This is an optimization exercise on Yosys and OpenROAD, whose aim is small area, a short achievable clock period and few clock cycles per item, not a production implementation.
The RTL was checked by simulation tests, not by an equivalence proof against the original design.
Some runs may be left out. An edit can pass the tests and still lose a function that they never use.

<file path="flow/run.sh">
#!/bin/bash
# synth_recipe.tcl (not shown) runs the flow's synth.tcl, then flattens the netlist and writes it again
# the make line also repeats each setting of config.mk as NAME=value (left out here)
make -C /OpenROAD-flow-scripts/flow DESIGN_CONFIG=/design/flow/config.mk WORK_HOME=/design/flow/orfs CLKGATE_MAP_FILE= SYNTH_SCRIPT=/design/flow/synth_recipe.tcl finish
</file>
<file path="flow/config.mk">
export PLATFORM = sky130hd
export DESIGN_NAME = PixelSolverMultiCore
export DESIGN_NICKNAME = PixelSolverMultiCore
export VERILOG_FILES = /design/flow/design.v
export SDC_FILE = /design/flow/constraint.sdc
export NUM_CORES = 4
export LEC_CHECK = 0
export CAP_MARGIN = 20
export CORE_MARGIN = 2
export CORE_UTILIZATION = 40
export SLEW_MARGIN = 20
</file>
<file path="flow/constraint.sdc">
create_clock -name core_clock -period 17.0 [get_ports {clk}]
set_input_delay 3.4000 -clock core_clock [delete_from_list [all_inputs] [get_ports {clk}]]
set_output_delay 3.4000 -clock core_clock [all_outputs]
set_load 0.01 [all_outputs]
</file>
<file path="flow/design.v">
`timescale 1ns/1ps
module PixelSolverMultiCore (
  input               io_cmd_valid,
  output              io_cmd_ready,
  input      [27:0]   io_cmd_payload_x,
  input      [27:0]   io_cmd_payload_y,
  output              io_rsp_valid,
  input               io_rsp_ready,
  output     [5:0]    io_rsp_payload_iteration,
  input               clk,
  input               reset
);
  reg                 streamDemux_1_io_outputs_0_ready;
  reg                 streamDemux_1_io_outputs_1_ready;
  reg                 streamDemux_1_io_outputs_2_ready;
  reg                 streamDemux_1_io_outputs_3_ready;
  reg                 pixelTaskSolver_0_io_rsp_ready;
  reg                 pixelTaskSolver_1_io_rsp_ready;
  reg                 pixelTaskSolver_2_io_rsp_ready;
  reg                 pixelTaskSolver_3_io_rsp_ready;
  wire                streamDemux_1_io_input_ready;
  wire                streamDemux_1_io_outputs_0_valid;
  wire       [27:0]   streamDemux_1_io_outputs_0_payload_x;
  wire       [27:0]   streamDemux_1_io_outputs_0_payload_y;
  wire                streamDemux_1_io_outputs_1_valid;
  wire       [27:0]   streamDemux_1_io_outputs_1_payload_x;
  wire       [27:0]   streamDemux_1_io_outputs_1_payload_y;
  wire                streamDemux_1_io_outputs_2_valid;
  wire       [27:0]   streamDemux_1_io_outputs_2_payload_x;
  wire       [27:0]   streamDemux_1_io_outputs_2_payload_y;
  wire                streamDemux_1_io_outputs_3_valid;
  wire       [27:0]   streamDemux_1_io_outputs_3_payload_x;
  wire       [27:0]   streamDemux_1_io_outputs_3_payload_y;
  wire                pixelTaskSolver_0_io_cmd_ready;
  wire                pixelTaskSolver_0_io_rsp_valid;
  wire       [5:0]    pixelTaskSolver_0_io_rsp_payload_iteration;
  wire                pixelTaskSolver_1_io_cmd_ready;
  wire                pixelTaskSolver_1_io_rsp_valid;
  wire       [5:0]    pixelTaskSolver_1_io_rsp_payload_iteration;
  wire                pixelTaskSolver_2_io_cmd_ready;
  wire                pixelTaskSolver_2_io_rsp_valid;
  wire       [5:0]    pixelTaskSolver_2_io_rsp_payload_iteration;
  wire                pixelTaskSolver_3_io_cmd_ready;
  wire                pixelTaskSolver_3_io_rsp_valid;
  wire       [5:0]    pixelTaskSolver_3_io_rsp_payload_iteration;
  wire                streamMux_1_io_inputs_0_ready;
  wire                streamMux_1_io_inputs_1_ready;
  wire                streamMux_1_io_inputs_2_ready;
  wire                streamMux_1_io_inputs_3_ready;
  wire                streamMux_1_io_output_valid;
  wire       [5:0]    streamMux_1_io_output_payload_iteration;
  wire       [1:0]    _zz__zz_io_select_1;
  wire       [0:0]    _zz__zz_io_select_1_1;
  wire       [1:0]    _zz__zz_io_select_4;
  wire       [0:0]    _zz__zz_io_select_4_1;
  reg                 _zz_io_select;
  reg        [1:0]    _zz_io_select_1;
  reg        [1:0]    _zz_io_select_2;
  wire                io_cmd_fire;
  wire                pixelResults_0_valid;
  wire                pixelResults_0_ready;
  wire       [5:0]    pixelResults_0_payload_iteration;
  reg                 pixelTaskSolver_0_io_rsp_rValid;
  reg        [5:0]    pixelTaskSolver_0_io_rsp_rData_iteration;
  wire                when_Stream_l368;
  wire                pixelResults_1_valid;
  wire                pixelResults_1_ready;
  wire       [5:0]    pixelResults_1_payload_iteration;
  reg                 pixelTaskSolver_1_io_rsp_rValid;
  reg        [5:0]    pixelTaskSolver_1_io_rsp_rData_iteration;
  wire                when_Stream_l368_1;
  wire                pixelResults_2_valid;
  wire                pixelResults_2_ready;
  wire       [5:0]    pixelResults_2_payload_iteration;
  reg                 pixelTaskSolver_2_io_rsp_rValid;
  reg        [5:0]    pixelTaskSolver_2_io_rsp_rData_iteration;
  wire                when_Stream_l368_2;
  wire                pixelResults_3_valid;
  wire                pixelResults_3_ready;
  wire       [5:0]    pixelResults_3_payload_iteration;
  reg                 pixelTaskSolver_3_io_rsp_rValid;
  reg        [5:0]    pixelTaskSolver_3_io_rsp_rData_iteration;
  wire                when_Stream_l368_3;
  reg                 _zz_io_select_3;
  reg        [1:0]    _zz_io_select_4;
  reg        [1:0]    _zz_io_select_5;
  wire                streamMux_1_io_output_fire;
  wire                streamDemux_1_io_outputs_0_m2sPipe_valid;
  wire                streamDemux_1_io_outputs_0_m2sPipe_ready;
  wire       [27:0]   streamDemux_1_io_outputs_0_m2sPipe_payload_x;
  wire       [27:0]   streamDemux_1_io_outputs_0_m2sPipe_payload_y;
  reg                 streamDemux_1_io_outputs_0_rValid;
  reg        [27:0]   streamDemux_1_io_outputs_0_rData_x;
  reg        [27:0]   streamDemux_1_io_outputs_0_rData_y;
  wire                when_Stream_l368_4;
  wire                streamDemux_1_io_outputs_1_m2sPipe_valid;
  wire                streamDemux_1_io_outputs_1_m2sPipe_ready;
  wire       [27:0]   streamDemux_1_io_outputs_1_m2sPipe_payload_x;
  wire       [27:0]   streamDemux_1_io_outputs_1_m2sPipe_payload_y;
  reg                 streamDemux_1_io_outputs_1_rValid;
  reg        [27:0]   streamDemux_1_io_outputs_1_rData_x;
  reg        [27:0]   streamDemux_1_io_outputs_1_rData_y;
  wire                when_Stream_l368_5;
  wire                streamDemux_1_io_outputs_2_m2sPipe_valid;
  wire                streamDemux_1_io_outputs_2_m2sPipe_ready;
  wire       [27:0]   streamDemux_1_io_outputs_2_m2sPipe_payload_x;
  wire       [27:0]   streamDemux_1_io_outputs_2_m2sPipe_payload_y;
  reg                 streamDemux_1_io_outputs_2_rValid;
  reg        [27:0]   streamDemux_1_io_outputs_2_rData_x;
  reg        [27:0]   streamDemux_1_io_outputs_2_rData_y;
  wire                when_Stream_l368_6;
  wire                streamDemux_1_io_outputs_3_m2sPipe_valid;
  wire                streamDemux_1_io_outputs_3_m2sPipe_ready;
  wire       [27:0]   streamDemux_1_io_outputs_3_m2sPipe_payload_x;
  wire       [27:0]   streamDemux_1_io_outputs_3_m2sPipe_payload_y;
  reg                 streamDemux_1_io_outputs_3_rValid;
  reg        [27:0]   streamDemux_1_io_outputs_3_rData_x;
  reg        [27:0]   streamDemux_1_io_outputs_3_rData_y;
  wire                when_Stream_l368_7;
  assign _zz__zz_io_select_1_1 = _zz_io_select;
  assign _zz__zz_io_select_1 = {1'd0, _zz__zz_io_select_1_1};
  assign _zz__zz_io_select_4_1 = _zz_io_select_3;
  assign _zz__zz_io_select_4 = {1'd0, _zz__zz_io_select_4_1};
  StreamDemux streamDemux_1 (
    .io_select              (_zz_io_select_2[1:0]                      ),  
    .io_input_valid         (io_cmd_valid                              ),  
    .io_input_ready         (streamDemux_1_io_input_ready              ),  
    .io_input_payload_x     (io_cmd_payload_x[27:0]                    ),  
    .io_input_payload_y     (io_cmd_payload_y[27:0]                    ),  
    .io_outputs_0_valid     (streamDemux_1_io_outputs_0_valid          ),  
    .io_outputs_0_ready     (streamDemux_1_io_outputs_0_ready          ),  
    .io_outputs_0_payload_x (streamDemux_1_io_outputs_0_payload_x[27:0]),  
    .io_outputs_0_payload_y (streamDemux_1_io_outputs_0_payload_y[27:0]),  
    .io_outputs_1_valid     (streamDemux_1_io_outputs_1_valid          ),  
    .io_outputs_1_ready     (streamDemux_1_io_outputs_1_ready          ),  
    .io_outputs_1_payload_x (streamDemux_1_io_outputs_1_payload_x[27:0]),  
    .io_outputs_1_payload_y (streamDemux_1_io_outputs_1_payload_y[27:0]),  
    .io_outputs_2_valid     (streamDemux_1_io_outputs_2_valid          ),  
    .io_outputs_2_ready     (streamDemux_1_io_outputs_2_ready          ),  
    .io_outputs_2_payload_x (streamDemux_1_io_outputs_2_payload_x[27:0]),  
    .io_outputs_2_payload_y (streamDemux_1_io_outputs_2_payload_y[27:0]),  
    .io_outputs_3_valid     (streamDemux_1_io_outputs_3_valid          ),  
    .io_outputs_3_ready     (streamDemux_1_io_outputs_3_ready          ),  
    .io_outputs_3_payload_x (streamDemux_1_io_outputs_3_payload_x[27:0]),  
    .io_outputs_3_payload_y (streamDemux_1_io_outputs_3_payload_y[27:0])   
  );
  PixelSolver pixelTaskSolver_0 (
    .io_cmd_valid             (streamDemux_1_io_outputs_0_m2sPipe_valid          ),  
    .io_cmd_ready             (pixelTaskSolver_0_io_cmd_ready                    ),  
    .io_cmd_payload_x         (streamDemux_1_io_outputs_0_m2sPipe_payload_x[27:0]),  
    .io_cmd_payload_y         (streamDemux_1_io_outputs_0_m2sPipe_payload_y[27:0]),  
    .io_rsp_valid             (pixelTaskSolver_0_io_rsp_valid                    ),  
    .io_rsp_ready             (pixelTaskSolver_0_io_rsp_ready                    ),  
    .io_rsp_payload_iteration (pixelTaskSolver_0_io_rsp_payload_iteration[5:0]   ),  
    .clk                      (clk                                               ),  
    .reset                    (reset                                             )   
  );
  PixelSolver pixelTaskSolver_1 (
    .io_cmd_valid             (streamDemux_1_io_outputs_1_m2sPipe_valid          ),  
    .io_cmd_ready             (pixelTaskSolver_1_io_cmd_ready                    ),  
    .io_cmd_payload_x         (streamDemux_1_io_outputs_1_m2sPipe_payload_x[27:0]),  
    .io_cmd_payload_y         (streamDemux_1_io_outputs_1_m2sPipe_payload_y[27:0]),  
    .io_rsp_valid             (pixelTaskSolver_1_io_rsp_valid                    ),  
    .io_rsp_ready             (pixelTaskSolver_1_io_rsp_ready                    ),  
    .io_rsp_payload_iteration (pixelTaskSolver_1_io_rsp_payload_iteration[5:0]   ),  
    .clk                      (clk                                               ),  
    .reset                    (reset                                             )   
  );
  PixelSolver pixelTaskSolver_2 (
    .io_cmd_valid             (streamDemux_1_io_outputs_2_m2sPipe_valid          ),  
    .io_cmd_ready             (pixelTaskSolver_2_io_cmd_ready                    ),  
    .io_cmd_payload_x         (streamDemux_1_io_outputs_2_m2sPipe_payload_x[27:0]),  
    .io_cmd_payload_y         (streamDemux_1_io_outputs_2_m2sPipe_payload_y[27:0]),  
    .io_rsp_valid             (pixelTaskSolver_2_io_rsp_valid                    ),  
    .io_rsp_ready             (pixelTaskSolver_2_io_rsp_ready                    ),  
    .io_rsp_payload_iteration (pixelTaskSolver_2_io_rsp_payload_iteration[5:0]   ),  
    .clk                      (clk                                               ),  
    .reset                    (reset                                             )   
  );
  PixelSolver pixelTaskSolver_3 (
    .io_cmd_valid             (streamDemux_1_io_outputs_3_m2sPipe_valid          ),  
    .io_cmd_ready             (pixelTaskSolver_3_io_cmd_ready                    ),  
    .io_cmd_payload_x         (streamDemux_1_io_outputs_3_m2sPipe_payload_x[27:0]),  
    .io_cmd_payload_y         (streamDemux_1_io_outputs_3_m2sPipe_payload_y[27:0]),  
    .io_rsp_valid             (pixelTaskSolver_3_io_rsp_valid                    ),  
    .io_rsp_ready             (pixelTaskSolver_3_io_rsp_ready                    ),  
    .io_rsp_payload_iteration (pixelTaskSolver_3_io_rsp_payload_iteration[5:0]   ),  
    .clk                      (clk                                               ),  
    .reset                    (reset                                             )   
  );
  StreamMux streamMux_1 (
    .io_select                     (_zz_io_select_5[1:0]                        ),  
    .io_inputs_0_valid             (pixelResults_0_valid                        ),  
    .io_inputs_0_ready             (streamMux_1_io_inputs_0_ready               ),  
    .io_inputs_0_payload_iteration (pixelResults_0_payload_iteration[5:0]       ),  
    .io_inputs_1_valid             (pixelResults_1_valid                        ),  
    .io_inputs_1_ready             (streamMux_1_io_inputs_1_ready               ),  
    .io_inputs_1_payload_iteration (pixelResults_1_payload_iteration[5:0]       ),  
    .io_inputs_2_valid             (pixelResults_2_valid                        ),  
    .io_inputs_2_ready             (streamMux_1_io_inputs_2_ready               ),  
    .io_inputs_2_payload_iteration (pixelResults_2_payload_iteration[5:0]       ),  
    .io_inputs_3_valid             (pixelResults_3_valid                        ),  
    .io_inputs_3_ready             (streamMux_1_io_inputs_3_ready               ),  
    .io_inputs_3_payload_iteration (pixelResults_3_payload_iteration[5:0]       ),  
    .io_output_valid               (streamMux_1_io_output_valid                 ),  
    .io_output_ready               (io_rsp_ready                                ),  
    .io_output_payload_iteration   (streamMux_1_io_output_payload_iteration[5:0])   
  );
  always @(*) begin
    _zz_io_select = 1'b0;
    if(io_cmd_fire) begin
      _zz_io_select = 1'b1;
    end
  end
  always @(*) begin
    _zz_io_select_1 = (_zz_io_select_2 + _zz__zz_io_select_1);
    if(1'b0) begin
      _zz_io_select_1 = 2'b00;
    end
  end
  assign io_cmd_fire = (io_cmd_valid && io_cmd_ready);
  assign io_cmd_ready = streamDemux_1_io_input_ready;
  always @(*) begin
    pixelTaskSolver_0_io_rsp_ready = pixelResults_0_ready;
    if(when_Stream_l368) begin
      pixelTaskSolver_0_io_rsp_ready = 1'b1;
    end
  end
  assign when_Stream_l368 = (! pixelResults_0_valid);
  assign pixelResults_0_valid = pixelTaskSolver_0_io_rsp_rValid;
  assign pixelResults_0_payload_iteration = pixelTaskSolver_0_io_rsp_rData_iteration;
  always @(*) begin
    pixelTaskSolver_1_io_rsp_ready = pixelResults_1_ready;
    if(when_Stream_l368_1) begin
      pixelTaskSolver_1_io_rsp_ready = 1'b1;
    end
  end
  assign when_Stream_l368_1 = (! pixelResults_1_valid);
  assign pixelResults_1_valid = pixelTaskSolver_1_io_rsp_rValid;
  assign pixelResults_1_payload_iteration = pixelTaskSolver_1_io_rsp_rData_iteration;
  always @(*) begin
    pixelTaskSolver_2_io_rsp_ready = pixelResults_2_ready;
    if(when_Stream_l368_2) begin
      pixelTaskSolver_2_io_rsp_ready = 1'b1;
    end
  end
  assign when_Stream_l368_2 = (! pixelResults_2_valid);
  assign pixelResults_2_valid = pixelTaskSolver_2_io_rsp_rValid;
  assign pixelResults_2_payload_iteration = pixelTaskSolver_2_io_rsp_rData_iteration;
  always @(*) begin
    pixelTaskSolver_3_io_rsp_ready = pixelResults_3_ready;
    if(when_Stream_l368_3) begin
      pixelTaskSolver_3_io_rsp_ready = 1'b1;
    end
  end
  assign when_Stream_l368_3 = (! pixelResults_3_valid);
  assign pixelResults_3_valid = pixelTaskSolver_3_io_rsp_rValid;
  assign pixelResults_3_payload_iteration = pixelTaskSolver_3_io_rsp_rData_iteration;
  always @(*) begin
    _zz_io_select_3 = 1'b0;
    if(streamMux_1_io_output_fire) begin
      _zz_io_select_3 = 1'b1;
    end
  end
  always @(*) begin
    _zz_io_select_4 = (_zz_io_select_5 + _zz__zz_io_select_4);
    if(1'b0) begin
      _zz_io_select_4 = 2'b00;
    end
  end
  assign pixelResults_0_ready = streamMux_1_io_inputs_0_ready;
  assign pixelResults_1_ready = streamMux_1_io_inputs_1_ready;
  assign pixelResults_2_ready = streamMux_1_io_inputs_2_ready;
  assign pixelResults_3_ready = streamMux_1_io_inputs_3_ready;
  assign streamMux_1_io_output_fire = (streamMux_1_io_output_valid && io_rsp_ready);
  always @(*) begin
    streamDemux_1_io_outputs_0_ready = streamDemux_1_io_outputs_0_m2sPipe_ready;
    if(when_Stream_l368_4) begin
      streamDemux_1_io_outputs_0_ready = 1'b1;
    end
  end
  assign when_Stream_l368_4 = (! streamDemux_1_io_outputs_0_m2sPipe_valid);
  assign streamDemux_1_io_outputs_0_m2sPipe_valid = streamDemux_1_io_outputs_0_rValid;
  assign streamDemux_1_io_outputs_0_m2sPipe_payload_x = streamDemux_1_io_outputs_0_rData_x;
  assign streamDemux_1_io_outputs_0_m2sPipe_payload_y = streamDemux_1_io_outputs_0_rData_y;
  assign streamDemux_1_io_outputs_0_m2sPipe_ready = pixelTaskSolver_0_io_cmd_ready;
  always @(*) begin
    streamDemux_1_io_outputs_1_ready = streamDemux_1_io_outputs_1_m2sPipe_ready;
    if(when_Stream_l368_5) begin
      streamDemux_1_io_outputs_1_ready = 1'b1;
    end
  end
  assign when_Stream_l368_5 = (! streamDemux_1_io_outputs_1_m2sPipe_valid);
  assign streamDemux_1_io_outputs_1_m2sPipe_valid = streamDemux_1_io_outputs_1_rValid;
  assign streamDemux_1_io_outputs_1_m2sPipe_payload_x = streamDemux_1_io_outputs_1_rData_x;
  assign streamDemux_1_io_outputs_1_m2sPipe_payload_y = streamDemux_1_io_outputs_1_rData_y;
  assign streamDemux_1_io_outputs_1_m2sPipe_ready = pixelTaskSolver_1_io_cmd_ready;
  always @(*) begin
    streamDemux_1_io_outputs_2_ready = streamDemux_1_io_outputs_2_m2sPipe_ready;
    if(when_Stream_l368_6) begin
      streamDemux_1_io_outputs_2_ready = 1'b1;
    end
  end
  assign when_Stream_l368_6 = (! streamDemux_1_io_outputs_2_m2sPipe_valid);
  assign streamDemux_1_io_outputs_2_m2sPipe_valid = streamDemux_1_io_outputs_2_rValid;
  assign streamDemux_1_io_outputs_2_m2sPipe_payload_x = streamDemux_1_io_outputs_2_rData_x;
  assign streamDemux_1_io_outputs_2_m2sPipe_payload_y = streamDemux_1_io_outputs_2_rData_y;
  assign streamDemux_1_io_outputs_2_m2sPipe_ready = pixelTaskSolver_2_io_cmd_ready;
  always @(*) begin
    streamDemux_1_io_outputs_3_ready = streamDemux_1_io_outputs_3_m2sPipe_ready;
    if(when_Stream_l368_7) begin
      streamDemux_1_io_outputs_3_ready = 1'b1;
    end
  end
  assign when_Stream_l368_7 = (! streamDemux_1_io_outputs_3_m2sPipe_valid);
  assign streamDemux_1_io_outputs_3_m2sPipe_valid = streamDemux_1_io_outputs_3_rValid;
  assign streamDemux_1_io_outputs_3_m2sPipe_payload_x = streamDemux_1_io_outputs_3_rData_x;
  assign streamDemux_1_io_outputs_3_m2sPipe_payload_y = streamDemux_1_io_outputs_3_rData_y;
  assign streamDemux_1_io_outputs_3_m2sPipe_ready = pixelTaskSolver_3_io_cmd_ready;
  assign io_rsp_valid = streamMux_1_io_output_valid;
  assign io_rsp_payload_iteration = streamMux_1_io_output_payload_iteration;
  always @(posedge clk or posedge reset) begin
    if(reset) begin
      _zz_io_select_2 <= 2'b00;
      pixelTaskSolver_0_io_rsp_rValid <= 1'b0;
      pixelTaskSolver_1_io_rsp_rValid <= 1'b0;
      pixelTaskSolver_2_io_rsp_rValid <= 1'b0;
      pixelTaskSolver_3_io_rsp_rValid <= 1'b0;
      _zz_io_select_5 <= 2'b00;
      streamDemux_1_io_outputs_0_rValid <= 1'b0;
      streamDemux_1_io_outputs_1_rValid <= 1'b0;
      streamDemux_1_io_outputs_2_rValid <= 1'b0;
      streamDemux_1_io_outputs_3_rValid <= 1'b0;
    end else begin
      _zz_io_select_2 <= _zz_io_select_1;
      if(pixelTaskSolver_0_io_rsp_ready) begin
        pixelTaskSolver_0_io_rsp_rValid <= pixelTaskSolver_0_io_rsp_valid;
      end
      if(pixelTaskSolver_1_io_rsp_ready) begin
        pixelTaskSolver_1_io_rsp_rValid <= pixelTaskSolver_1_io_rsp_valid;
      end
      if(pixelTaskSolver_2_io_rsp_ready) begin
        pixelTaskSolver_2_io_rsp_rValid <= pixelTaskSolver_2_io_rsp_valid;
      end
      if(pixelTaskSolver_3_io_rsp_ready) begin
        pixelTaskSolver_3_io_rsp_rValid <= pixelTaskSolver_3_io_rsp_valid;
      end
      _zz_io_select_5 <= _zz_io_select_4;
      if(streamDemux_1_io_outputs_0_ready) begin
        streamDemux_1_io_outputs_0_rValid <= streamDemux_1_io_outputs_0_valid;
      end
      if(streamDemux_1_io_outputs_1_ready) begin
        streamDemux_1_io_outputs_1_rValid <= streamDemux_1_io_outputs_1_valid;
      end
      if(streamDemux_1_io_outputs_2_ready) begin
        streamDemux_1_io_outputs_2_rValid <= streamDemux_1_io_outputs_2_valid;
      end
      if(streamDemux_1_io_outputs_3_ready) begin
        streamDemux_1_io_outputs_3_rValid <= streamDemux_1_io_outputs_3_valid;
      end
    end
  end
  always @(posedge clk) begin
    if(pixelTaskSolver_0_io_rsp_ready) begin
      pixelTaskSolver_0_io_rsp_rData_iteration <= pixelTaskSolver_0_io_rsp_payload_iteration;
    end
    if(pixelTaskSolver_1_io_rsp_ready) begin
      pixelTaskSolver_1_io_rsp_rData_iteration <= pixelTaskSolver_1_io_rsp_payload_iteration;
    end
    if(pixelTaskSolver_2_io_rsp_ready) begin
      pixelTaskSolver_2_io_rsp_rData_iteration <= pixelTaskSolver_2_io_rsp_payload_iteration;
    end
    if(pixelTaskSolver_3_io_rsp_ready) begin
      pixelTaskSolver_3_io_rsp_rData_iteration <= pixelTaskSolver_3_io_rsp_payload_iteration;
    end
    if(streamDemux_1_io_outputs_0_ready) begin
      streamDemux_1_io_outputs_0_rData_x <= streamDemux_1_io_outputs_0_payload_x;
      streamDemux_1_io_outputs_0_rData_y <= streamDemux_1_io_outputs_0_payload_y;
    end
    if(streamDemux_1_io_outputs_1_ready) begin
      streamDemux_1_io_outputs_1_rData_x <= streamDemux_1_io_outputs_1_payload_x;
      streamDemux_1_io_outputs_1_rData_y <= streamDemux_1_io_outputs_1_payload_y;
    end
    if(streamDemux_1_io_outputs_2_ready) begin
      streamDemux_1_io_outputs_2_rData_x <= streamDemux_1_io_outputs_2_payload_x;
      streamDemux_1_io_outputs_2_rData_y <= streamDemux_1_io_outputs_2_payload_y;
    end
    if(streamDemux_1_io_outputs_3_ready) begin
      streamDemux_1_io_outputs_3_rData_x <= streamDemux_1_io_outputs_3_payload_x;
      streamDemux_1_io_outputs_3_rData_y <= streamDemux_1_io_outputs_3_payload_y;
    end
  end
endmodule
module StreamMux (
  input      [1:0]    io_select,
  input               io_inputs_0_valid,
  output              io_inputs_0_ready,
  input      [5:0]    io_inputs_0_payload_iteration,
  input               io_inputs_1_valid,
  output              io_inputs_1_ready,
  input      [5:0]    io_inputs_1_payload_iteration,
  input               io_inputs_2_valid,
  output              io_inputs_2_ready,
  input      [5:0]    io_inputs_2_payload_iteration,
  input               io_inputs_3_valid,
  output              io_inputs_3_ready,
  input      [5:0]    io_inputs_3_payload_iteration,
  output              io_output_valid,
  input               io_output_ready,
  output     [5:0]    io_output_payload_iteration
);
  reg                 _zz_io_output_valid;
  reg        [5:0]    _zz_io_output_payload_iteration;
  always @(*) begin
    case(io_select)
      2'b00 : begin
        _zz_io_output_valid = io_inputs_0_valid;
        _zz_io_output_payload_iteration = io_inputs_0_payload_iteration;
      end
      2'b01 : begin
        _zz_io_output_valid = io_inputs_1_valid;
        _zz_io_output_payload_iteration = io_inputs_1_payload_iteration;
      end
      2'b10 : begin
        _zz_io_output_valid = io_inputs_2_valid;
        _zz_io_output_payload_iteration = io_inputs_2_payload_iteration;
      end
      default : begin
        _zz_io_output_valid = io_inputs_3_valid;
        _zz_io_output_payload_iteration = io_inputs_3_payload_iteration;
      end
    endcase
  end
  assign io_inputs_0_ready = ((io_select == 2'b00) && io_output_ready);
  assign io_inputs_1_ready = ((io_select == 2'b01) && io_output_ready);
  assign io_inputs_2_ready = ((io_select == 2'b10) && io_output_ready);
  assign io_inputs_3_ready = ((io_select == 2'b11) && io_output_ready);
  assign io_output_valid = _zz_io_output_valid;
  assign io_output_payload_iteration = _zz_io_output_payload_iteration;
endmodule
module PixelSolver (
  input               io_cmd_valid,
  output reg          io_cmd_ready,
  input      [27:0]   io_cmd_payload_x,
  input      [27:0]   io_cmd_payload_y,
  output reg          io_rsp_valid,
  input               io_rsp_ready,
  output     [5:0]    io_rsp_payload_iteration,
  input               clk,
  input               reset
);
  wire       [55:0]   _zz_when_PixelSolver_l46;
  wire       [55:0]   _zz_when_PixelSolver_l46_1;
  wire       [35:0]   _zz_x;
  wire       [55:0]   _zz_x_1;
  wire       [55:0]   _zz_x_2;
  wire       [55:0]   _zz_x_3;
  wire       [47:0]   _zz_x_4;
  wire       [36:0]   _zz_y;
  wire       [55:0]   _zz_y_1;
  wire       [55:0]   _zz_y_2;
  wire       [46:0]   _zz_y_3;
  reg        [27:0]   x;
  reg        [27:0]   y;
  reg        [5:0]    iteration;
  wire       [55:0]   xx;
  wire       [55:0]   yy;
  wire       [55:0]   xy;
  wire                when_PixelSolver_l46;
  assign _zz_when_PixelSolver_l46 = 56'h00040000000000;
  assign _zz_when_PixelSolver_l46_1 = ($signed(xx) + $signed(yy));
  assign _zz_x = (_zz_x_1 >>> 20);
  assign _zz_x_1 = ($signed(_zz_x_2) + $signed(_zz_x_3));
  assign _zz_x_2 = ($signed(xx) - $signed(yy));
  assign _zz_x_4 = ({20'd0,io_cmd_payload_x} <<< 20);
  assign _zz_x_3 = {{8{_zz_x_4[47]}}, _zz_x_4};
  assign _zz_y = (_zz_y_1 >>> 19);
  assign _zz_y_1 = ($signed(xy) + $signed(_zz_y_2));
  assign _zz_y_3 = ({19'd0,io_cmd_payload_y} <<< 19);
  assign _zz_y_2 = {{9{_zz_y_3[46]}}, _zz_y_3};
  assign xx = ($signed(x) * $signed(x));
  assign yy = ($signed(y) * $signed(y));
  assign xy = ($signed(x) * $signed(y));
  always @(*) begin
    io_cmd_ready = 1'b0;
    if(io_cmd_valid) begin
      if(when_PixelSolver_l46) begin
        if(io_rsp_ready) begin
          io_cmd_ready = 1'b1;
        end
      end
    end
  end
  always @(*) begin
    io_rsp_valid = 1'b0;
    if(io_cmd_valid) begin
      if(when_PixelSolver_l46) begin
        io_rsp_valid = 1'b1;
      end
    end
  end
  assign io_rsp_payload_iteration = iteration;
  assign when_PixelSolver_l46 = (($signed(_zz_when_PixelSolver_l46) <= $signed(_zz_when_PixelSolver_l46_1)) || (iteration == 6'h3f));
  always @(posedge clk or posedge reset) begin
    if(reset) begin
      x <= 28'h0;
      y <= 28'h0;
      iteration <= 6'h0;
    end else begin
      if(io_cmd_valid) begin
        if(when_PixelSolver_l46) begin
          if(io_rsp_ready) begin
            x <= 28'h0;
            y <= 28'h0;
            iteration <= 6'h0;
          end
        end else begin
          x <= _zz_x[27:0];
          y <= _zz_y[27:0];
          iteration <= (iteration + 6'h01);
        end
      end
    end
  end
endmodule
module StreamDemux (
  input      [1:0]    io_select,
  input               io_input_valid,
  output reg          io_input_ready,
  input      [27:0]   io_input_payload_x,
  input      [27:0]   io_input_payload_y,
  output reg          io_outputs_0_valid,
  input               io_outputs_0_ready,
  output     [27:0]   io_outputs_0_payload_x,
  output     [27:0]   io_outputs_0_payload_y,
  output reg          io_outputs_1_valid,
  input               io_outputs_1_ready,
  output     [27:0]   io_outputs_1_payload_x,
  output     [27:0]   io_outputs_1_payload_y,
  output reg          io_outputs_2_valid,
  input               io_outputs_2_ready,
  output     [27:0]   io_outputs_2_payload_x,
  output     [27:0]   io_outputs_2_payload_y,
  output reg          io_outputs_3_valid,
  input               io_outputs_3_ready,
  output     [27:0]   io_outputs_3_payload_x,
  output     [27:0]   io_outputs_3_payload_y
);
  wire                when_Stream_l827;
  wire                when_Stream_l827_1;
  wire                when_Stream_l827_2;
  wire                when_Stream_l827_3;
  always @(*) begin
    io_input_ready = 1'b0;
    if(!when_Stream_l827) begin
      io_input_ready = io_outputs_0_ready;
    end
    if(!when_Stream_l827_1) begin
      io_input_ready = io_outputs_1_ready;
    end
    if(!when_Stream_l827_2) begin
      io_input_ready = io_outputs_2_ready;
    end
    if(!when_Stream_l827_3) begin
      io_input_ready = io_outputs_3_ready;
    end
  end
  assign io_outputs_0_payload_x = io_input_payload_x;
  assign io_outputs_0_payload_y = io_input_payload_y;
  assign when_Stream_l827 = (2'b00 != io_select);
  always @(*) begin
    if(when_Stream_l827) begin
      io_outputs_0_valid = 1'b0;
    end else begin
      io_outputs_0_valid = io_input_valid;
    end
  end
  assign io_outputs_1_payload_x = io_input_payload_x;
  assign io_outputs_1_payload_y = io_input_payload_y;
  assign when_Stream_l827_1 = (2'b01 != io_select);
  always @(*) begin
    if(when_Stream_l827_1) begin
      io_outputs_1_valid = 1'b0;
    end else begin
      io_outputs_1_valid = io_input_valid;
    end
  end
  assign io_outputs_2_payload_x = io_input_payload_x;
  assign io_outputs_2_payload_y = io_input_payload_y;
  assign when_Stream_l827_2 = (2'b10 != io_select);
  always @(*) begin
    if(when_Stream_l827_2) begin
      io_outputs_2_valid = 1'b0;
    end else begin
      io_outputs_2_valid = io_input_valid;
    end
  end
  assign io_outputs_3_payload_x = io_input_payload_x;
  assign io_outputs_3_payload_y = io_input_payload_y;
  assign when_Stream_l827_3 = (2'b11 != io_select);
  always @(*) begin
    if(when_Stream_l827_3) begin
      io_outputs_3_valid = 1'b0;
    end else begin
      io_outputs_3_valid = io_input_valid;
    end
  end
endmodule
</file>
Run 1, the metal 1 layer:
Supply wires on this layer in gray. Cells faint in the background.
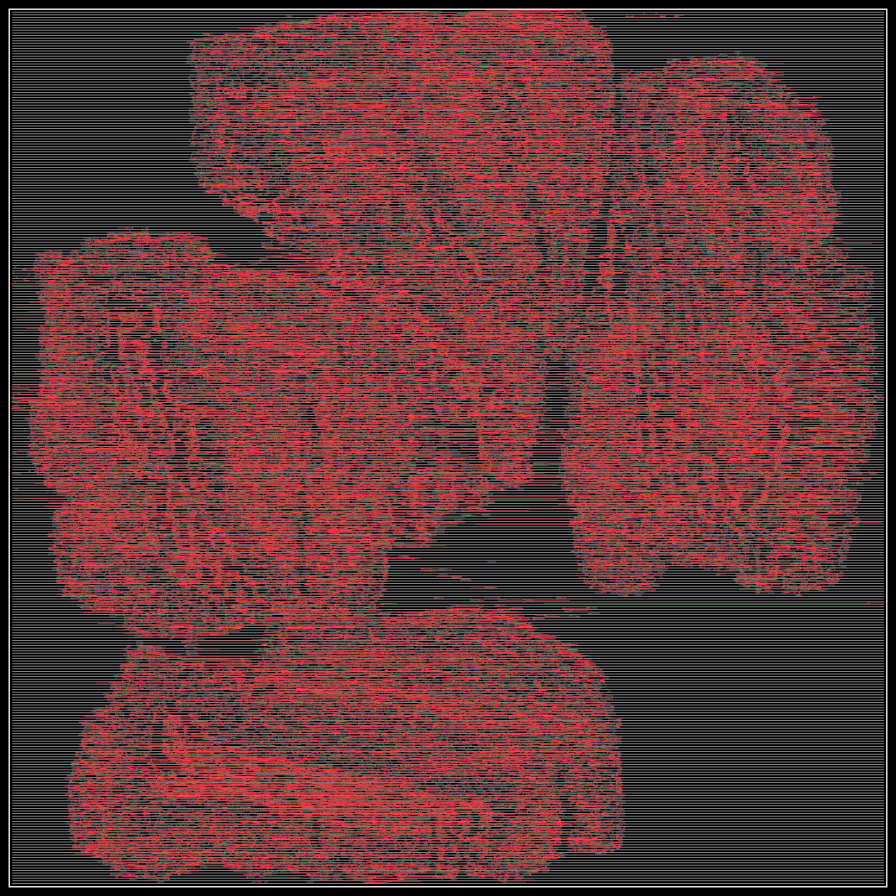
wire length on this layer = 403 mm
nets with wire on the layer = 44,074
share of all routed wire = 40%
main direction = horizontal
DR vias: 237,000
met1 Track Usage GR: 32.0%
final WL: 1,020,000 um

Run 1, the metal 2 layer:
Cells faint in the background.
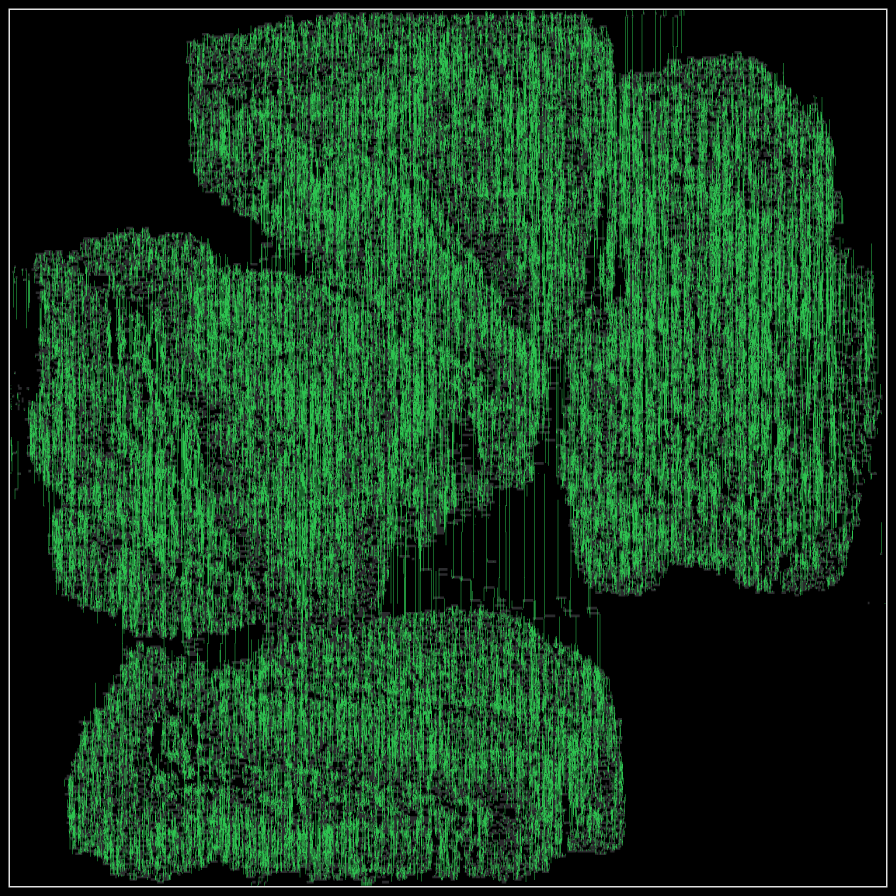
nets with wire on the layer = 40,579
wire length on this layer = 486 mm
main direction = vertical
share of all routed wire = 48%
met2 usage in global routing: 40.1%

==> summary.txt, run 1 <==
The run finished with no timing, DRC or antenna violations. Detailed routing placed a total of 83,900 um of wire on met3. The growth of design area from synthesis to finish came out at 6.60%. The min-delay analysis places its worst path in the category flip-flop to flip-flop. The via-per-instance ratio is 5.09. The number of logic inverters in the finished layout is 10,100. The number of remaining DRC errors is 0. The highest metal layer carrying signal wires in the routed design is met5. The clock net in this run drives a total of 508 sinks.

The routed length on met1 is 403,000 um. The design received a total of 11,200 well taps at floorplan. The hold buffer count at CTS came out at 0. The length of routed met2 wiring is 486,000 um. The final critical-path share of the clock period came out at 97.7%.

Following the worst setup path forward leads to its endpoint at io_cmd_ready. The worst setup path is captured at a primary output. The start point of the critical path is pixelTaskSolver_1.x[9]. The headroom to the max-slew limit is 25.3%.

The floorplan step defined a core boundary enclosing 841,000 sq um. Of the total synthesized cell area, the portion taken by full adders, half adders and majority gates is 64.6%.

The data arrival at the endpoint of the critical path came out at 13.20 ns. The most common cell type on the critical path is sky130_fd_sc_hd__fa_1. The initial core utilization came out at 40.1%.

The mux contribution to synthesized area is 0.196%. The share of cell area taken by flip-flops and latches is 4.01%. The count of final max-slew check failures is 0. The cell count after synthesis came out at 35,500.

The multi-input combinational cells in the finished layout cover a total of 281,000 sq um. The end point of the worst hold path is pixelTaskSolver_3_io_rsp_rData_iteration[1]. After the flow finishes, the layout carries non-filler instances totaling 46,500. The fraction of layout instances using a drive strength above 1 is 4.92%. Among all cell classes, the greatest summed area belongs to multi-input gates.
Testbench counts for the RTL of run 1, summed over its fixed seeds: cycles 72,940, items 7,200.
Run 1, signal wires on met3:
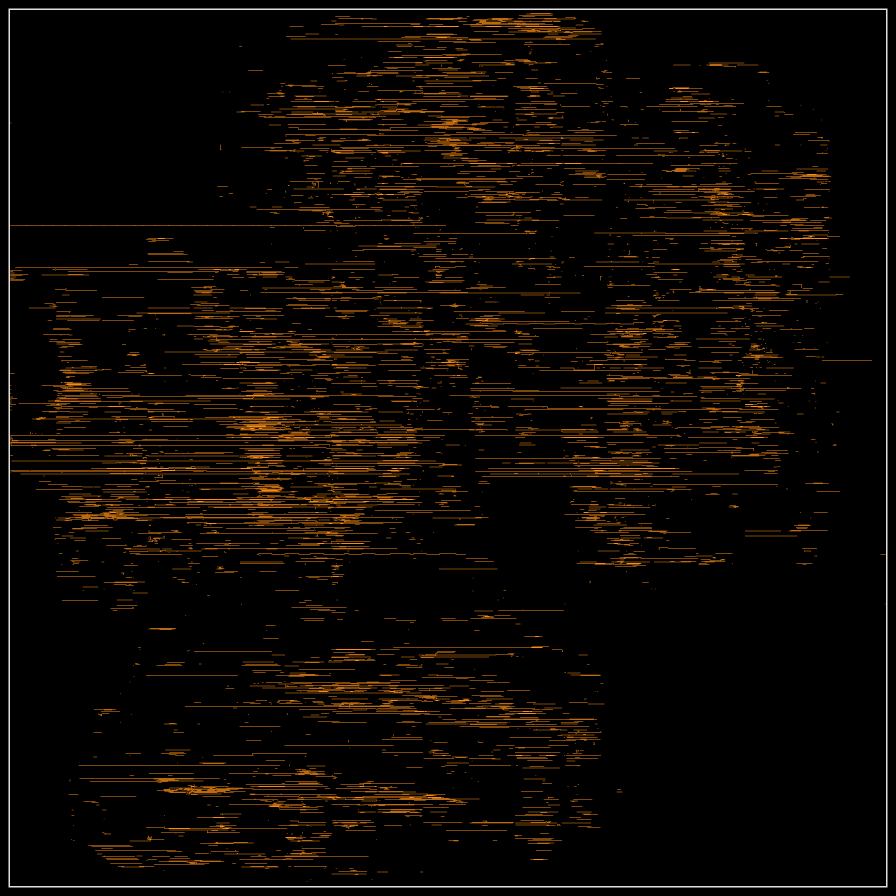
nets with wire on the layer = 2,161
wire length on this layer = 83.9 mm
share of all routed wire = 8.2%
met3 track utilization from global routing: 4.69%

Run 1, the metal 4 layer:
Supply wires on this layer in gray.
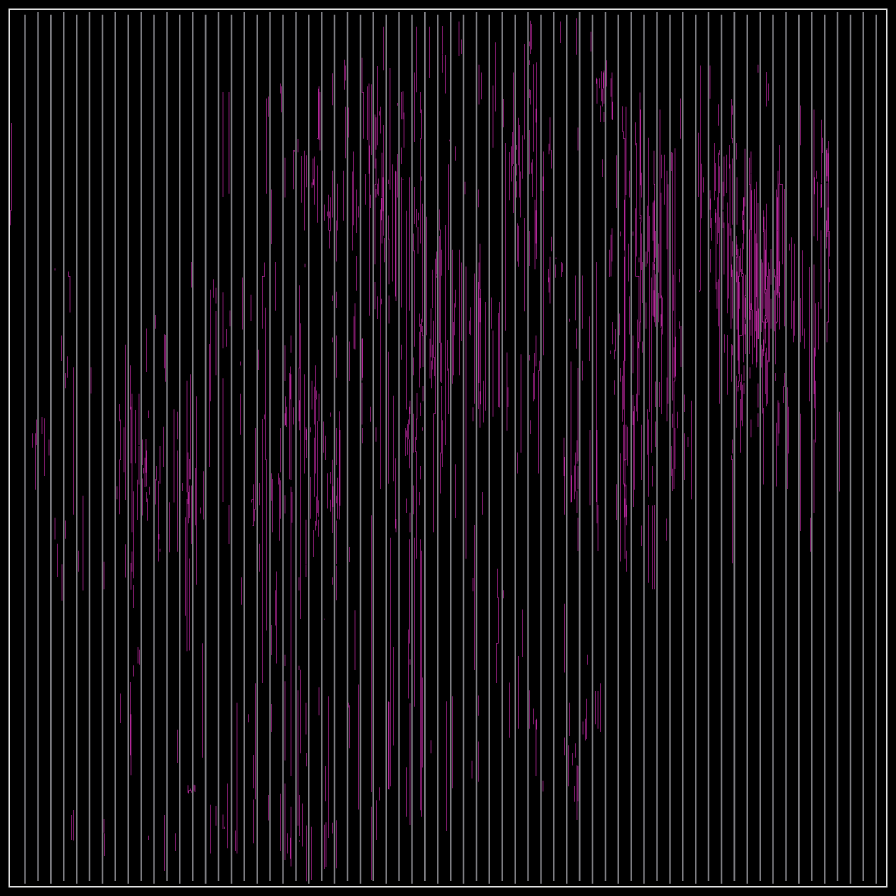
wire length on this layer = 46.1 mm
nets with wire on the layer = 576
share of all routed wire = 4.5%
longest straight run = 311 um

--- run 2: outline of the changes from run 1 ---
flow/design.v: 608 -> 2722 lines; modules unchanged: 0
  PixelSolverMultiCore: edited, 392 -> 113 lines
  dp1: new, 2609 lines
  removed: StreamMux, PixelSolver, StreamDemux
==> module PixelSolverMultiCore as of run 2 <==
module PixelSolverMultiCore (
  input               io_cmd_valid,
  output              io_cmd_ready,
  input      [27:0]   io_cmd_payload_x,
  input      [27:0]   io_cmd_payload_y,
  output              io_rsp_valid,
  input               io_rsp_ready,
  output     [5:0]    io_rsp_payload_iteration,
  input               clk,
  input               reset
);
  reg         bv;
  reg  [27:0] bx, by;
  wire        ld;
  assign io_cmd_ready = ~bv;
  always @(posedge clk or posedge reset) begin
    if (reset) bv <= 1'b0;
    else if (bv) bv <= ~ld;
    else bv <= io_cmd_valid;
  end
  always @(posedge clk) begin
    if (!bv) begin
      bx <= io_cmd_payload_x;
      by <= io_cmd_payload_y;
    end
  end
  wire bbig = (bx[27:21] != {7{bx[21]}}) | (by[27:21] != {7{by[21]}});
  wire bcorner = (bx == 28'h8000000) & (by == 28'h8000000);
  reg  [3:0]  head, tail;
  reg  [7:0]  rob_v;
  reg  [5:0]  rob_d [0:7];
  wire robfull = (tail[3] != head[3]) & (tail[2:0] == head[2:0]);
  reg         v1;
  reg  [21:0] x1, y1, x01, y01;
  reg  [5:0]  it1;
  reg  [2:0]  tag1;
  assign ld = ~v1 & bv & ~robfull;
  wire [21:0] xs  = v1 ? x1  : bx[21:0];
  wire [21:0] ys  = v1 ? y1  : by[21:0];
  wire [21:0] x0s = v1 ? x01 : bx[21:0];
  wire [21:0] y0s = v1 ? y01 : by[21:0];
  wire [45:0] s0, s1, d0, d1, p0, p1;
  dp1 u_dp1 (.x(xs), .y(ys), .x0(x0s), .y0(y0s),
             .s0(s0), .s1(s1), .d0(d0), .d1(d1), .p0(p0), .p1(p1));
  wire [20:0] dlo = {1'b0, d0[19:0]} + {1'b0, d1[19:0]};
  wire [20:0] plo = {1'b0, p0[19:0]} + {1'b0, p1[19:0]};
  wire [42:0] slo = {1'b0, s0[41:0]} + {1'b0, s1[41:0]};
  reg         v2, fd2;
  reg  [23:0] d0h, d1h;
  reg  [24:0] p0h, p1h;
  reg  [1:0]  s0h, s1h;
  reg         cd, cp, cs;
  reg  [21:0] x02, y02;
  reg  [5:0]  it2;
  reg  [2:0]  tag2;
  always @(posedge clk or posedge reset) begin
    if (reset) v2 <= 1'b0;
    else v2 <= v1 | ld;
  end
  always @(posedge clk) begin
    d0h <= d0[43:20]; d1h <= d1[43:20]; cd <= dlo[20];
    p0h <= p0[44:20]; p1h <= p1[44:20]; cp <= plo[20];
    s0h <= s0[43:42]; s1h <= s1[43:42]; cs <= slo[42];
    x02 <= x0s; y02 <= y0s;
    it2  <= v1 ? it1 : (bcorner ? 6'd63 : 6'd1);
    tag2 <= v1 ? tag1 : tail[2:0];
    fd2  <= ~v1 & bbig;
  end
  wire [23:0] dh = d0h + d1h + {23'd0, cd};
  wire [24:0] ph = p0h + p1h + {24'd0, cp};
  wire [1:0]  sh = s0h + s1h + {1'b0, cs};
  wire esc  = sh != 2'd0;
  wire oob  = (dh[23:21] != {3{dh[21]}}) | (ph[24:21] != {4{ph[21]}});
  wire done = fd2 | esc | oob | (it2 == 6'd62);
  wire [5:0] it2p = it2 + 6'd1;
  wire [5:0] res  = (fd2 | esc) ? it2 : it2p;
  always @(posedge clk or posedge reset) begin
    if (reset) v1 <= 1'b0;
    else v1 <= v2 & ~done;
  end
  always @(posedge clk) begin
    x1 <= dh[21:0]; y1 <= ph[21:0];
    x01 <= x02; y01 <= y02;
    it1 <= it2p; tag1 <= tag2;
  end
  reg        ov;
  reg  [5:0] od;
  wire take = ~ov | io_rsp_ready;
  wire hv   = rob_v[head[2:0]];
  assign io_rsp_valid = ov;
  assign io_rsp_payload_iteration = od;
  integer i;
  always @(posedge clk or posedge reset) begin
    if (reset) begin
      ov <= 1'b0; head <= 4'd0; tail <= 4'd0; rob_v <= 8'd0;
    end else begin
      if (ld) tail <= tail + 4'd1;
      if (take) begin
        ov <= hv;
        if (hv) head <= head + 4'd1;
      end
      for (i = 0; i < 8; i = i + 1) begin
        if (v2 & done & (tag2 == i)) rob_v[i] <= 1'b1;
        else if (take & hv & (head[2:0] == i)) rob_v[i] <= 1'b0;
      end
    end
  end
  always @(posedge clk) begin
    if (take & hv) od <= rob_d[head[2:0]];
    for (i = 0; i < 8; i = i + 1)
      if (v2 & done & (tag2 == i)) rob_d[i] <= res;
  end
endmodule
Run 2, the metal 2 layer:
(2 px per um) Cells faint in the background.
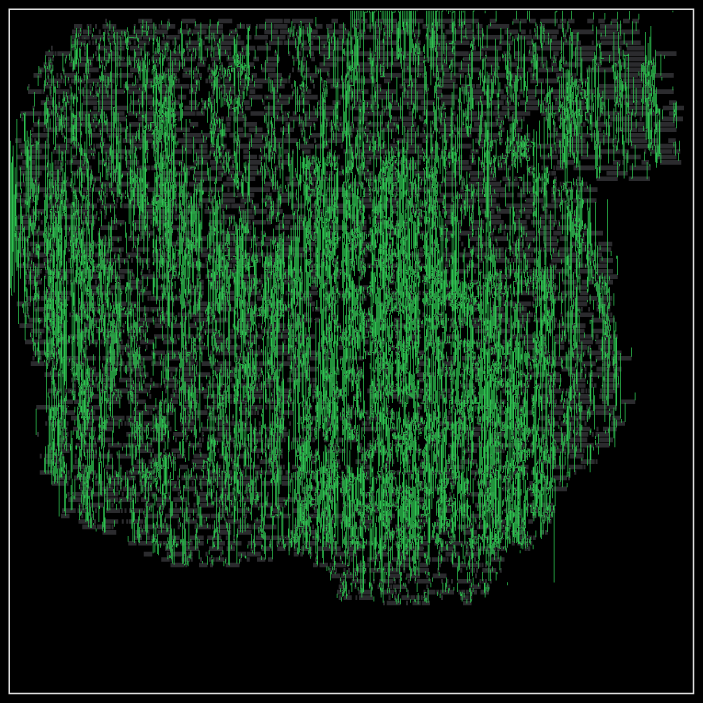
wire length on this layer = 64.4 mm
longest straight run = 93.8 um
share of all routed wire = 44%
DR vias: 37,000
met2 usage in global routing: 38.5%
final WL: 145,000 um

Run 2, the metal 4 layer:
(1.5 px per um) Supply wires on this layer in gray.
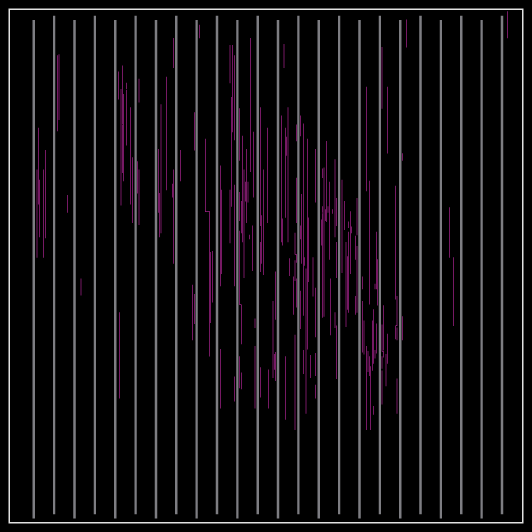
longest straight run = 140 um
wire length on this layer = 6,120 um
main direction = vertical
share of all routed wire = 4.2%
nets with wire on the layer = 121

==> run 2 against run 1 <==
  * Still clean
  * Clock skew decreased by 0.073 ns
  * Non-clock buffer count decreased by 830
  * Synthesized cell count decreased by 85%
  * Highest routed layer unchanged
==> summary.txt, run 2 <==
Among all cell classes, the greatest summed area belongs to multi-input gates. The fraction of layout instances using a drive strength above 1 came out at 5.33%. The count of final max-slew check failures is 0. The cell depth of the worst setup path is 27. The flow ran to the end and the layout has no timing, DRC or antenna violations.

By instance count, the leading cell after synthesis is sky130_fd_sc_hd__inv_1. The mux contribution to synthesized area is 0.585%. The growth of design area from synthesis to finish came out at 7.37%. The fraction of the mapped netlist area in adder cells is 39.8%.

The start point of the critical path is v1. The count of placed standard cells in the final layout, fillers left out is 6,510. The data arrival at the endpoint of the critical path is 9.64 ns.

The routed length on met1 came out at 61,100 um. Dividing the detail-routed via count by the number of cells gives 5.68. The cell count after synthesis is 5,149. The endpoint kind of the worst setup timing path is a flip-flop.

The number of tap instances is 1,500. The final critical-path share of the clock period came out at 54.0%.

The hold buffer count at CTS came out at 0. Among the stages of the critical path, the cell type that occurs most often is sky130_fd_sc_hd__fa_1. Clock tree synthesis found a total of 380 sinks. Global routing consumed, on the met1 layer, 34.7% of the routing resources. The core box area is 113,000 sq um. The tightest min-delay check is of the flip-flop to flip-flop type.
Testbench counts for the RTL of run 2, summed over its fixed seeds: cycles 141,818, items 7,200.
Run 2, signal wires on met3:
(1 px per um)
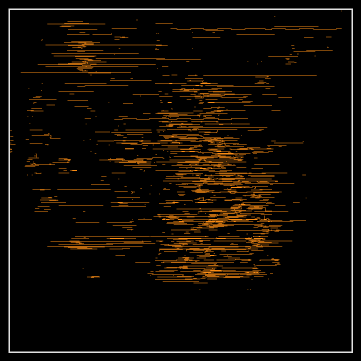
wire length on this layer = 13,300 um
share of all routed wire = 9.2%
met3 track utilization from global routing: 4.26%

Run 2, the metal 1 layer:
(1.5 px per um) Supply wires on this layer in gray. Cells faint in the background.
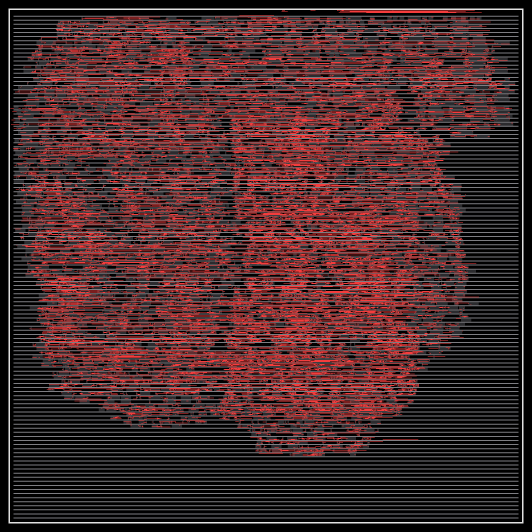
nets with wire on the layer = 5,680
main direction = horizontal
share of all routed wire = 42%
wire length on this layer = 61.1 mm

## re-timing with driven ports
In the flow no input, the clock included, has a driving cell. The finished layouts below were timed again as built, in two steps.
Step 1 sets driving cells, clkbuf_16 on the clock port and buf_2 on the other inputs (assumed; they add their load-dependent delay and slew).
Step 2 also shifts input and output timing later by t, the mid clock arrival at the registers, as if the neighbouring blocks saw the same clock.
Three values: ideal ports, drivers, drivers and shift; two values: the first two.
| run | shift t [ns] | setup slack, ns | hold WS [ns] | worst setup path at the end | cell pins on the clock port's net |
|---|---|---|---|---|---|
| run 1 | 1.003 | 0.396 / 0.257 / 1.260 | 0.516 / 0.516 / 0.516 | register to output | 1 |
| run 2 | 0.651 | 7.828 / 7.828 / 7.828 | 0.308 / 0.308 / 0.308 | register to register | 1 |
After both steps every run listed still meets setup and hold.
